Context: an optimization exercise on an open-source flow, tuned for small area and a short achievable clock period. The choices shown serve that exercise and are no tape-out recipe.
Only simulation tests tie the RTL to the original design; equivalence was not proved.
No activity file was given, so power comes from the tool's default toggle rates.

File: design/flow/run.sh
#!/bin/bash
# synth_recipe.tcl (not shown) runs the flow's synth.tcl, then flattens the netlist and writes it again
# the make line also repeats each setting of config.mk as NAME=value (left out here)
make -C /OpenROAD-flow-scripts/flow DESIGN_CONFIG=/design/flow/config.mk WORK_HOME=/design/flow/orfs CLKGATE_MAP_FILE= SYNTH_SCRIPT=/design/flow/synth_recipe.tcl finish
File: design/flow/design.v
module vec_mag_core #(
	COORD_WIDTH=8
) (
	input  logic aclk,
	input  logic aresetn,
	input  logic aclk_en,	 
	input  logic signed [4*COORD_WIDTH-1:0]	s_axis_tdata,	 
	input  logic								s_axis_tvalid,
	input  logic								s_axis_tlast,
	output logic								s_axis_tready,
	output logic [4*COORD_WIDTH-1:0]			m_axis_tdata,
	output logic								m_axis_tvalid,
	output logic								m_axis_tlast,
	input  logic								m_axis_tready,
	input  logic								core_reset_i,
	input  logic								core_cnt_wr_i,
	input  logic		[31:0]					core_cnt_wdata_i,
	output logic								core_bisy_o,
	output logic		[31:0]					core_data_processed_cnt_o,
	output logic								core_overflow_x_o,
	output logic								core_overflow_y_o
);
	localparam AXIS_TDATA_WIDTH = COORD_WIDTH * 4;
	localparam COEFF_BASE = 128;
	localparam COEFF_BASE_CLOG2 = $clog2(COEFF_BASE);
	localparam ALPHA0_MUL_128 = 1 * COEFF_BASE;			 
	localparam BETA0_MUL_128 = 5/32 * COEFF_BASE;		 
	localparam ALPHA1_MUL_128 = 108/128 * COEFF_BASE;	 
	localparam BETA1_MUL_128 = 71/128 * COEFF_BASE;		 
	logic resetn_combined;
	logic s_axis_accept;
	logic x1_sign;
	logic x2_sign;
	logic y1_sign;
	logic y2_sign;
 	logic x_sub_sign;
	logic y_sub_sign;
	logic [ 4:0] busy_shift_reg;
	logic [31:0] data_processed_cnt;
	assign resetn_combined = aresetn && ~(aclk_en && core_reset_i);
	assign s_axis_accept = s_axis_tvalid && s_axis_tready;
	assign core_overflow_x_o = (x1_sign ^ x2_sign) && (x1_sign ^ x_sub_sign);
	assign core_overflow_y_o = (y1_sign ^ y2_sign) && (y1_sign ^ y_sub_sign);
	assign core_data_processed_cnt_o = data_processed_cnt;
	always_ff @(posedge aclk) begin : busy_shift_reg_logic
    	if (!resetn_combined) begin
			busy_shift_reg <= 5'b0;
    	end else if (aclk_en) begin
			busy_shift_reg <= {busy_shift_reg[3:0], s_axis_tvalid && s_axis_tready};
		end
	end
	assign core_bisy_o = (busy_shift_reg != 5'b0);
	logic signed [COORD_WIDTH-1:0]	st1_x_sub;
	logic signed [COORD_WIDTH-1:0]	st1_y_sub;
	logic							st1_valid;
	assign x_sub_sign = st1_x_sub[COORD_WIDTH-1];
	assign y_sub_sign = st1_y_sub[COORD_WIDTH-1];
	logic [COORD_WIDTH-1:0]	st2_x_abs;
	logic [COORD_WIDTH-1:0]	st2_y_abs;
	logic					st2_valid;
	logic [COORD_WIDTH-1:0] st3_max;
	logic [COORD_WIDTH-1:0] st3_min;
	logic					st3_valid;
	logic [COORD_WIDTH+COEFF_BASE_CLOG2-1:0] st4_z0_abs;
	logic [COORD_WIDTH+COEFF_BASE_CLOG2-1:0] st4_z1_abs;
	logic						 			 st4_valid;
	logic [COORD_WIDTH+COEFF_BASE_CLOG2-1:0] st5_max;
	logic						 			 st5_valid;
	assign s_axis_tready = !s_axis_tvalid || m_axis_tready;
	assign m_axis_tdata	 = st5_max[COORD_WIDTH+COEFF_BASE_CLOG2-1:COEFF_BASE_CLOG2];
	assign m_axis_tvalid = st5_valid;
	assign m_axis_tlast	 = 1'b1;
	always_ff @(posedge aclk) begin : stage_1
		if(!resetn_combined) begin
			st1_x_sub <= 0;
			st1_y_sub <= 0;
			st1_valid <= 1'b0;
 			x1_sign <= 0;
 			x2_sign <= 0;
 			y1_sign <= 0;
 			y2_sign <= 0;
		end else if (aclk_en) begin
			if(!s_axis_accept) begin
				st1_x_sub <= 0;
				st1_y_sub <= 0;
				st1_valid <= 1'b0;
	 			x1_sign <= 0;
	 			x2_sign <= 0;
	 			y1_sign <= 0;
	 			y2_sign <= 0;
			end
			else begin
					st1_x_sub <= $signed(s_axis_tdata[(4*COORD_WIDTH-1):(3*COORD_WIDTH)]) - $signed(s_axis_tdata[(2*COORD_WIDTH-1):(1*COORD_WIDTH)]);
					st1_y_sub <= $signed(s_axis_tdata[(3*COORD_WIDTH-1):(2*COORD_WIDTH)]) - $signed(s_axis_tdata[(1*COORD_WIDTH-1):(0*COORD_WIDTH)]);
					st1_valid <= s_axis_tvalid;
	 				x1_sign <= s_axis_tdata[4*COORD_WIDTH-1];
	 				x2_sign <= s_axis_tdata[2*COORD_WIDTH-1];
	 				y1_sign <= s_axis_tdata[3*COORD_WIDTH-1];
	 				y2_sign <= s_axis_tdata[1*COORD_WIDTH-1];
			end
		end
	end
	always_ff @(posedge aclk) begin : stage_2
		if(!resetn_combined) begin
			st2_x_abs <= 0;
			st2_y_abs <= 0;
			st2_valid <= 1'b0;
		end else if (aclk_en) begin
			if(st1_valid) begin
				st2_x_abs <= st1_x_sub[COORD_WIDTH-1] ? -st1_x_sub : st1_x_sub;
				st2_y_abs <= st1_y_sub[COORD_WIDTH-1] ? -st1_y_sub : st1_y_sub;
			end
			st2_valid <= st1_valid;
		end
	end
	always_ff @(posedge aclk) begin : stage_3
		if(!resetn_combined) begin
			st3_max	  <= 0;
			st3_min	  <= 0;
			st3_valid <= 1'b0;
		end else if (aclk_en) begin
			if(st2_valid) begin
				if(st2_x_abs > st2_y_abs) begin
					st3_max <= st2_x_abs;
					st3_min <= st2_y_abs;
				end else begin
					st3_max <= st2_y_abs;
					st3_min <= st2_x_abs;
				end
			end
			st3_valid <= st2_valid;
		end
	end
	always_ff @(posedge aclk) begin : stage_4
		if(!resetn_combined) begin
			st4_z0_abs	<= 0;
			st4_z1_abs	<= 0;
			st4_valid	<= 0;
		end else if (aclk_en) begin
			if(st3_valid) begin
				st4_z0_abs <= (st3_max << COEFF_BASE_CLOG2) + ((st3_min << 4) + (st3_min << 2));
				st4_z1_abs <= ((st3_max << 6) + (st3_max << 5) + (st3_max << 3) + (st3_max << 2)) + ((st3_min << 6) + (st3_min << 3) - st3_min);
			end
			st4_valid	<= st3_valid;
		end
	end
	always_ff @(posedge aclk) begin : stage_5
		if(!resetn_combined) begin
			st5_max	  <= 0;
			st5_valid <= 1'b0;
		end else if (aclk_en) begin
			if(st4_valid) begin
				st5_max <= (st4_z0_abs > st4_z1_abs) ? st4_z0_abs : st4_z1_abs;
			end
			st5_valid <= st4_valid;
		end
	end
	always_ff @(posedge aclk) begin : data_cnt
		if(!aresetn) begin
			data_processed_cnt <= 32'b0;
		end else if (core_cnt_wr_i) begin
			data_processed_cnt <= core_cnt_wdata_i;
		end else if (aclk_en) begin
			if (core_reset_i) begin
				data_processed_cnt <= 32'b0;
			end else if (st4_valid) begin
				data_processed_cnt <= data_processed_cnt + 32'd1;
			end
		end
	end
endmodule
module vec_mag_csr #(
    parameter COORD_WIDTH = 8,
    parameter APB_ADDR_WIDTH = 12
) (
    input  logic                      clk,
    input  logic                      rst_n,
    input  logic                      psel_i,
    input  logic                      penable_i,
    input  logic [APB_ADDR_WIDTH-1:0] paddr_i,
    input  logic                      pwrite_i,
    input  logic [31:0]               pwdata_i,
    output logic [31:0]               prdata_o,
    output logic                      pready_o,
    output logic                      pslverr_o,
    output logic                      core_reset_o,
    output logic                      core_aclk_en_o,
    output logic                      core_cnt_wr_o,
    output logic [31:0]               core_cnt_wdata_o,
    input  logic                      core_busy_i,
    input  logic [31:0]               core_data_processed_cnt_i,
    input  logic                      core_overflow_x_i,
    input  logic                      core_overflow_y_i
);
    localparam REG_CTRL       = 8'h00;
    localparam REG_STATUS     = 8'h04;
    localparam REG_DATA_COUNT = 8'h08;
    localparam REG_OVERFLOW   = 8'h0C;
    logic [31:0] control_reg;
    logic [31:0] status_reg;
    logic [31:0] data_count_reg;
    logic [31:0] overflow_reg;
    logic [31:0] prdata_reg;
    localparam CTRL_RESET_BIT = 0;
    localparam CTRL_CLK_EN_BIT = 1;
    localparam STATUS_BUSY_BIT = 0;
    localparam OVERFLOW_X_BIT = 0;
    localparam OVERFLOW_Y_BIT = 1;
    logic apb_write;
    logic apb_read;
    logic [7:0] reg_addr;
    assign apb_write = psel_i && penable_i && pwrite_i;
    assign apb_read = psel_i && penable_i && !pwrite_i;
    assign reg_addr = paddr_i[7:0];
    always_ff @(posedge clk or negedge rst_n) begin
        if (!rst_n) begin
            control_reg <= 32'h0000_0001;  
        end else if (apb_write && (reg_addr == REG_CTRL)) begin
            control_reg <= pwdata_i;
        end
    end
    assign status_reg = {31'b0, core_busy_i};
    assign data_count_reg = core_data_processed_cnt_i;
    always_ff @(posedge clk or negedge rst_n) begin
        if (!rst_n) begin
            overflow_reg <= 32'h0;
        end else begin
            if (core_overflow_x_i) 
                overflow_reg[OVERFLOW_X_BIT] <= 1'b1;
            if (core_overflow_y_i)
                overflow_reg[OVERFLOW_Y_BIT] <= 1'b1;
            if (apb_write && (reg_addr == REG_OVERFLOW)) begin
                if (!pwdata_i[OVERFLOW_X_BIT])
                    overflow_reg[OVERFLOW_X_BIT] <= 1'b0;
                if (!pwdata_i[OVERFLOW_Y_BIT])
                    overflow_reg[OVERFLOW_Y_BIT] <= 1'b0;
            end
        end
    end
    always_ff @(posedge clk or negedge rst_n) begin
        if (!rst_n) begin
            prdata_reg <= 32'h0;
        end else if (apb_read) begin
            case (reg_addr)
                REG_CTRL:       prdata_reg <= control_reg;
                REG_STATUS:     prdata_reg <= status_reg;
                REG_DATA_COUNT: prdata_reg <= data_count_reg;
                REG_OVERFLOW:   prdata_reg <= overflow_reg;
                default:        prdata_reg <= 32'h0;
            endcase
        end
    end
    assign prdata_o = prdata_reg;
    assign pready_o = 1'b1;   
    assign pslverr_o = 1'b0;  
    assign core_reset_o = control_reg[CTRL_RESET_BIT];
    assign core_aclk_en_o = control_reg[CTRL_CLK_EN_BIT];
    assign core_cnt_wr_o = apb_write && (reg_addr == REG_DATA_COUNT);
    assign core_cnt_wdata_o = pwdata_i;
endmodule
module vec_mag_top #(
    parameter COORD_WIDTH = 8,
    parameter APB_ADDR_WIDTH = 12
) (
    input  logic                      clk,
    input  logic                      rst_n,
    input  logic                      psel_i,
    input  logic                      penable_i,
    input  logic [APB_ADDR_WIDTH-1:0] paddr_i,
    input  logic                      pwrite_i,
    input  logic [31:0]               pwdata_i,
    output logic [31:0]               prdata_o,
    output logic                      pready_o,
    output logic                      pslverr_o,
    input  logic signed [4*COORD_WIDTH-1:0] s_axis_tdata,
    input  logic                            s_axis_tvalid,
    input  logic                            s_axis_tlast,
    output logic                            s_axis_tready,
    output logic [4*COORD_WIDTH-1:0]        m_axis_tdata,
    output logic                            m_axis_tvalid,
    output logic                            m_axis_tlast,
    input  logic                            m_axis_tready
);
    logic                      core_reset;
    logic                      core_aclk_en;
    logic                      core_busy;
    logic [31:0]               core_data_processed_cnt;
    logic                      core_overflow_x;
    logic                      core_overflow_y;
    logic                      core_cnt_wr;
    logic [31:0]               core_cnt_wdata;
    vec_mag_csr #(
        .COORD_WIDTH(COORD_WIDTH),
        .APB_ADDR_WIDTH(APB_ADDR_WIDTH)
    ) u_vec_mag_csr (
        .clk                        (clk),
        .rst_n                      (rst_n),
        .psel_i                     (psel_i),
        .penable_i                  (penable_i),
        .paddr_i                    (paddr_i),
        .pwrite_i                   (pwrite_i),
        .pwdata_i                   (pwdata_i),
        .prdata_o                   (prdata_o),
        .pready_o                   (pready_o),
        .pslverr_o                  (pslverr_o),
        .core_reset_o               (core_reset),
        .core_aclk_en_o             (core_aclk_en),
        .core_cnt_wr_o              (core_cnt_wr),
        .core_cnt_wdata_o           (core_cnt_wdata),
        .core_busy_i                (core_busy),
        .core_data_processed_cnt_i  (core_data_processed_cnt),
        .core_overflow_x_i          (core_overflow_x),
        .core_overflow_y_i          (core_overflow_y)
    );
    vec_mag_core #(
        .COORD_WIDTH(COORD_WIDTH)
    ) u_vec_mag_core (
        .aclk                       (clk),
        .aresetn                    (rst_n),
        .aclk_en                    (core_aclk_en),
        .s_axis_tdata               (s_axis_tdata),
        .s_axis_tvalid              (s_axis_tvalid),
        .s_axis_tlast               (s_axis_tlast),
        .s_axis_tready              (s_axis_tready),
        .m_axis_tdata               (m_axis_tdata),
        .m_axis_tvalid              (m_axis_tvalid),
        .m_axis_tlast               (m_axis_tlast),
        .m_axis_tready              (m_axis_tready),
        .core_reset_i               (core_reset),
        .core_cnt_wr_i              (core_cnt_wr),
        .core_cnt_wdata_i           (core_cnt_wdata),
        .core_bisy_o                (core_busy),
        .core_data_processed_cnt_o  (core_data_processed_cnt),
        .core_overflow_x_o          (core_overflow_x),
        .core_overflow_y_o          (core_overflow_y)
    );
endmodule
File: design/flow/config.mk
export PLATFORM = sky130hd
export DESIGN_NAME = vec_mag_top
export DESIGN_NICKNAME = vec_mag_top
export VERILOG_FILES = /design/flow/design.v
export SDC_FILE = /design/flow/constraint.sdc
export NUM_CORES = 4
export LEC_CHECK = 0
export CAP_MARGIN = 20
export CORE_MARGIN = 2
export CORE_UTILIZATION = 40
export SLEW_MARGIN = 20
File: design/flow/constraint.sdc
create_clock -name core_clock -period 5.5 [get_ports {clk}]
set_input_delay 1.1000 -clock core_clock [delete_from_list [all_inputs] [get_ports {clk}]]
set_output_delay 1.1000 -clock core_clock [all_outputs]
set_load 0.01 [all_outputs]
==> run notes <==
- The flow ran to the end and the layout has no timing, DRC or antenna violations.
- The clock root buffer is sky130_fd_sc_hd__clkbuf_16.
- For this run, design rule violations remaining after detail routing come to 0.
- The overall die area is 30,300 um2.
- The final worst hold slack is approximately 0.46 ns.
- Setup repair after global routing left no endpoint under its margin.
- The congestion estimate from routability-driven global placement came to 0.832.
- In this run switching power makes up between 20% and 30% of total power.
- In this run the critical register-to-register path is launched from u_vec_mag_core.st3_min[3].
- The HPWL reported at the end of detailed placement is between 20,000 and 25,000 um.
- The worst setup path is launched from a flop.
- The number of enable flip-flop cells after synthesis is 0.
- The worst setup path is captured at a flop.
- The initial cell density of the core is 40.5%.
- Clock tree synthesis found a total of 190 sinks.
- The number of synthesized register bits is 190.
- Traced cell by cell, the critical path runs through inv_1 -> fa_1 -> fa_1 -> inv_1 -> fa_1 -> fa_1 -> ha_1 -> a31o_2 -> a2111oi_0 -> o31ai_1 -> xnor2_1 -> nor2_1 -> a21oi_1 -> nor2_1.
- The share of total power dissipated in combinational logic is 6.7%.
- For this design, the slowest cell found on the critical path is sky130_fd_sc_hd__a2111oi_0.
- The floorplan step set the die width to 174 um.
- The buffers plus inverters on the worst setup path is 2.
- The count of instances resized after the clock tree is built is 0.
- The net count reported at finish is around 1,600.
- Of all cell types, the one taking the most synthesized area is sky130_fd_sc_hd__dfxtp_1.
- The cell internal power dissipation is ~2.1 mW.
- The count of final setup violators is 0.
- The number of input and output port buffers inserted is 120.
- The area added between synthesis and finish is 17.2%.
- The maximum clock path buffer count is 2.
- The setup slack on the worst flop-to-flop path is between 0.8 and 0.9 ns.
- The critical path ends at u_vec_mag_core.st4_z1_abs[13].
- Along the worst path, the maximum fanout reaches 5.
- The initial detailed-routing violation count is 589.
- The combinational-cell power consumption is 0.189 mW.
- Before antenna repair, the detailed router went through 5 iterations.
- The worst reg2reg path depth is 14.
- The distinct cell type count of the synthesized netlist is 65.
- In this design, the stage delay of the slowest critical-path cell is roughly 0.60 ns.
- The type of the worst min-delay path is flop to flop.
- The category of the most critical setup path is flop to flop.
- The number of nets with antenna violations after routing is 0.
- The async set-or-reset flop fraction in the synthesized netlist is 34.7%.
- The total area of sequential cells is 4140 um2.
- Summing all placed instances gives a cell area of 13,000 um2.
- Clock skew on the completed layout was measured at 0.0188 ns.
- The finished layout cell area is 13,600 um2.
- STA puts the critical path data arrival time at 5.00 ns.
- The predominant post-synthesis flop cell is sky130_fd_sc_hd__dfxtp_1.
- The leakage power is around 5.7 nW.
- Measured against its own limit, the worst slew margin works out to 25.7%.
- The total I/O pin count is 153.
- Counting the fill cells in the layout gives 2,790.
- Leaving out filler cells and counting taps, the final layout contains 1,806.
- The main power-consuming group is registers.
- The category of cells accounting for the largest share of critical-path delay is adder cells.
- The post-layout minimum cycle time is 4.69 ns.
- The cell that appears most often on the critical path is sky130_fd_sc_hd__fa_1.
- The portion of synthesized cell area occupied by the leading cell type is 21.4%.
- The first global-routing pass estimated 47,600 um of wire.
- The number of pins exceeding their max-slew limit in the final report is 0.
- Dividing total power by cell area gives a power density of 209 nW/um2.
- The total power is 2.83 mW.
- Synthesis produced a netlist whose cell count is 1,329.
- The clock network fraction of total power is 44.0%.
- The number of vias per cell is 5.22.
- The relative contribution of sequential cells to total power is 49.4%.
- TritonCTS built the clock tree.
- The fraction of the yosys area taken by sequential cells is 35.7%.
- The number of buffers created by CTS is 17.
- For the worst setup path, the data required time is 5.80 ns.
- After clock tree synthesis, the clock-pin slew on the worst setup and hold paths is around 0.08 ns.
- The H-tree was split into 4 levels.
- The number of antenna repair diodes is 0.
- In this run the cell area of the synthesized design comes to 11,600 um2.
- The actual transition at the worst max-transition pin is around 1.1 ns.
- The number of max-cap violations is 0.
- A synthesized cell averages 8.72 um2.
- The total net switching power is 0.738 mW.
- The residual overflow from global routing is 0.
- The routed layout has about 9,400 vias.
- The reg-to-reg endpoint is u_vec_mag_core.st4_z1_abs[13].
- After synthesis, the cell types taking the most area are sky130_fd_sc_hd__dfxtp_1, sky130_fd_sc_hd__dfrtp_1, sky130_fd_sc_hd__ha_1.
- Counting buffers and inverters, the worst setup path is 14 cells deep.
- The pin count of the biggest net entering global routing is 71.
- The most critical setup path has its startpoint at u_vec_mag_core.st3_min[3].
- The area used by multi-input combinational logic is between 6000 and 7000 um2.
- The number of warning messages in the yosys log is 2.
-- layout by cell type, fill, tap and decap left out, drive strengths merged, types with 4 or more instances in the layout --
master         instances
clkinv                 8
ha                    80
mux2                  32
xnor2                 26
a21o                  17
fa                    34
buf                   11
o31ai                  7
nor3b                  5
clkbuf                17
nand3                 20
mux2i                 22
a21oi                112
inv                  119
o211ai                 4
and2                   8
conb                  27
or3                    5
nor4                   6
nand2b                 4
clkdlybuf4s50        119
xor2                  20
dfxtp                124
o21bai                 4
o211a                 11
a211oi                19
and3                   9
nor2                 106
nand2                129
a31oi                 15
nor3                  11
nor2b                 12
nand4                  9
a22o                   7
o21ai                114
a22oi                 44
dfrtp                 65
o22ai                  4
-- worst min-delay path by stage --
stage	startpoint	end	slack, ns	depth (start not counted)
2_1_floorplan	u_vec_mag_core.st4_z1_abs[2]	u_vec_mag_core.st4_z1_abs[2]	0.44	2
3_3_place_gp	u_vec_mag_core.st4_z1_abs[3]	u_vec_mag_core.st4_z1_abs[3]	0.44	2
3_5_place_dp	u_vec_mag_core.st4_z1_abs[4]	u_vec_mag_core.st4_z1_abs[4]	0.45	2
4_1_cts	u_vec_mag_core.st4_z1_abs[4]	u_vec_mag_core.st4_z1_abs[4]	0.46	2
5_1_grt	u_vec_mag_core.st4_z1_abs[3]	u_vec_mag_core.st4_z1_abs[3]	0.49	2
6_report	u_vec_mag_core.st4_z1_abs[4]	u_vec_mag_core.st4_z1_abs[4]	0.46	2
-- layer usage --
| layer | global-route usage, % | part of all wire [%] | up-vias |
|---|---|---|---|
| met5 | 0 | 0 | - |
| met3 | 3.08 | 4.3 | 20 |
| met1 | 27.7 | 50 | 4481 |
| met4 | 4.45 | 1.3 | 0 |
| li1 | - | - | 4720 |
| met2 | 30.2 | 44 | 213 |
-- final cells by class --
class,count,share of cell area (%)
Inverter,113,3.12
Multi-Input combinational cell,957,49.1
Clock buffer,17,3.13
Timing Repair Buffer,130,9.38
Clock inverter,15,1.27
Tap cell,384,3.54
Sequential cell,190,30.4
-- cell families (layout without fill, tap and decap cells) --
group,after synthesis,count (layout),synth area share [%]
DFF,190,190,35.7
muxes,54,54,5.01
adders and majority gates,114,114,14.5
xor gates and xnor gates,46,46,3.48
and+or+nand+nor,338,338,13.6
AOI/OAI and AO/OA,378,378,19.9
other,2,27,0.0648
buffers and inverters,207,275,7.66
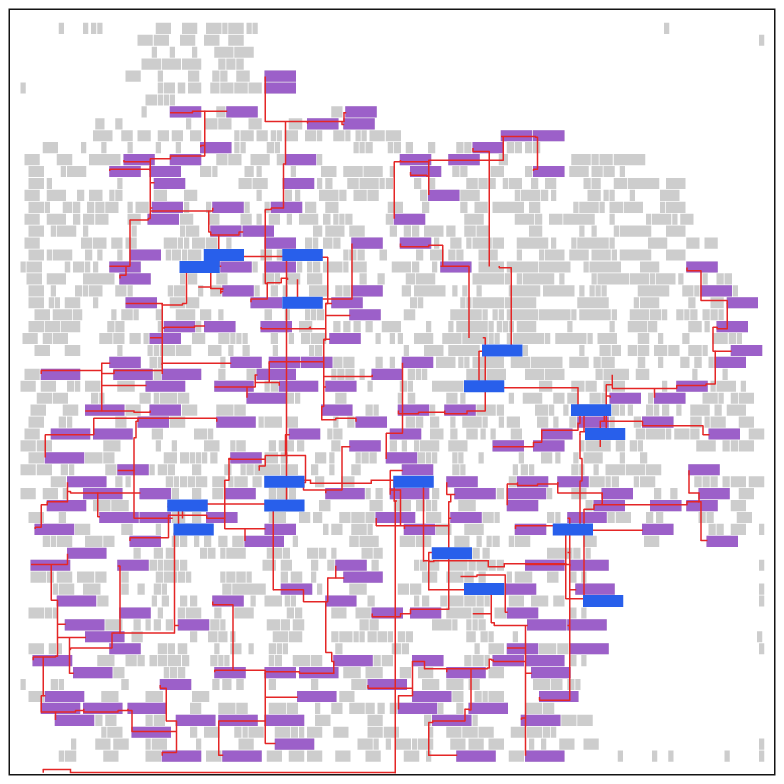
**Above:** clock distribution.
legend:
  red:
    item: clock wires
    length: 2,470 um
  purple:
    item: flip-flops
    count: 190
  blue:
    item: clock-net drivers
    count: 17
flops lie: widely spread
routed clock nets: 18

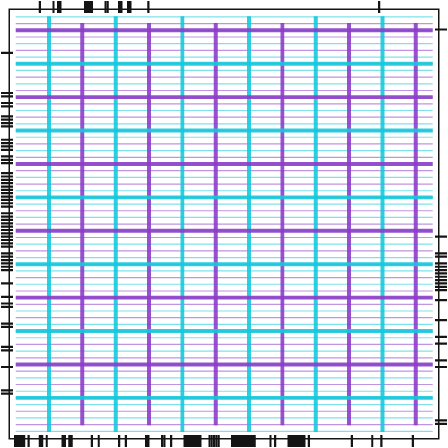
**Above:** PDN straps and rails.
Pins as bars on the die edge.
legend:
  purple:
    net: VDD
  cyan:
    net: VSS
rows: 62
met1 rails: 63
Floorplan Core Area: 28,600 um2
Die Span Y: 174 um
worst voltage drop across the vdd grid: 0.234 mV

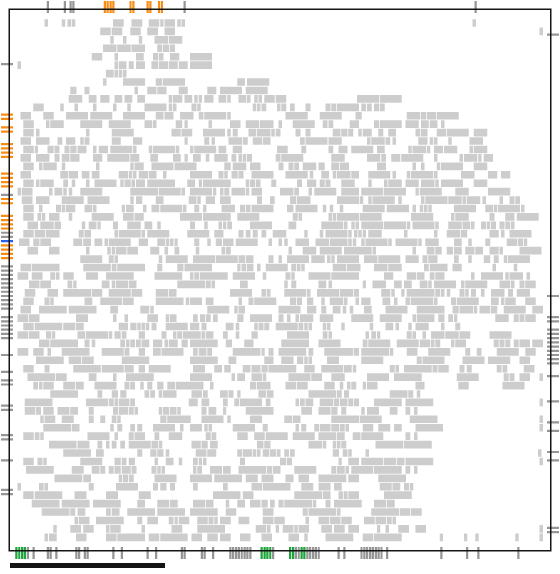
**Above:** I/O pins on the die edge.
Bar = 50 um. Pins as bars across the die edge, other pins in grey.
legend:
  green:
    port: `paddr_i`
    pins: 12
    direction: input
    edge: bottom
  blue:
    port: `s_axis_tready`
    pins: 1
    direction: output
    edge: left
  orange:
    port: `s_axis_tdata`
    pins: 32
    direction: input
    edge: 22 left, 10 top
all pins by edge: 61 bottom, 55 left, 21 right, 16 top

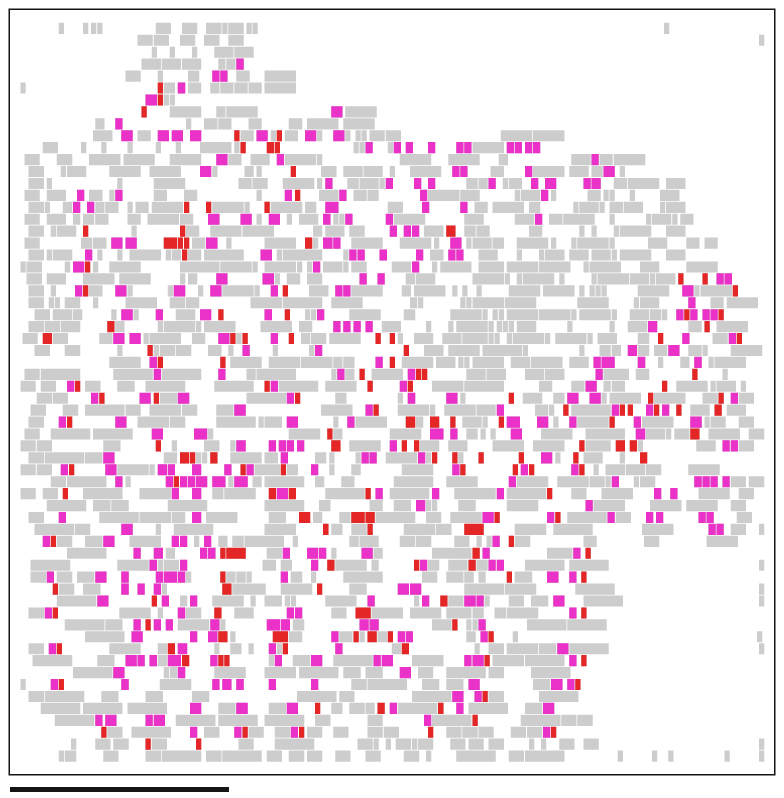
**Above:** gate families picked out.
Bar = 50 um.
legend:
  red:
    family: nand cells
    cells: 165
  magenta:
    family: aoi and oai cells
    cells: 335
    where: widely spread

==> port drivers added, routing unchanged <==
The results above use ideal ports. As a check the final layout listed here was re-extracted and re-timed, cells and wires unchanged. Step 1 (the two cells are an assumption about what drives the block):
set clk [get_ports {clk}]
set_driving_cell -lib_cell sky130_fd_sc_hd__clkbuf_16 $clk
set_driving_cell -lib_cell sky130_fd_sc_hd__buf_2 [delete_from_list [all_inputs] $clk]
Step 2, shift: input delay + t, output delay - t, t = (earliest + latest rising clock arrival at the registers) / 2. This alone moves slack from input paths to output paths. a / b / c = ideal / step 1 / step 2; a / b = the first two.
shift t [ns]: 0.475
slack for setup (ns): 0.806 / 0.806 / 0.806
worst data-port slew with drivers (ns): 0.06
After both steps setup and hold are still met in this run. The setup slack of this run moves by 0.000 ns with the drivers and by 0.000 ns with both steps.
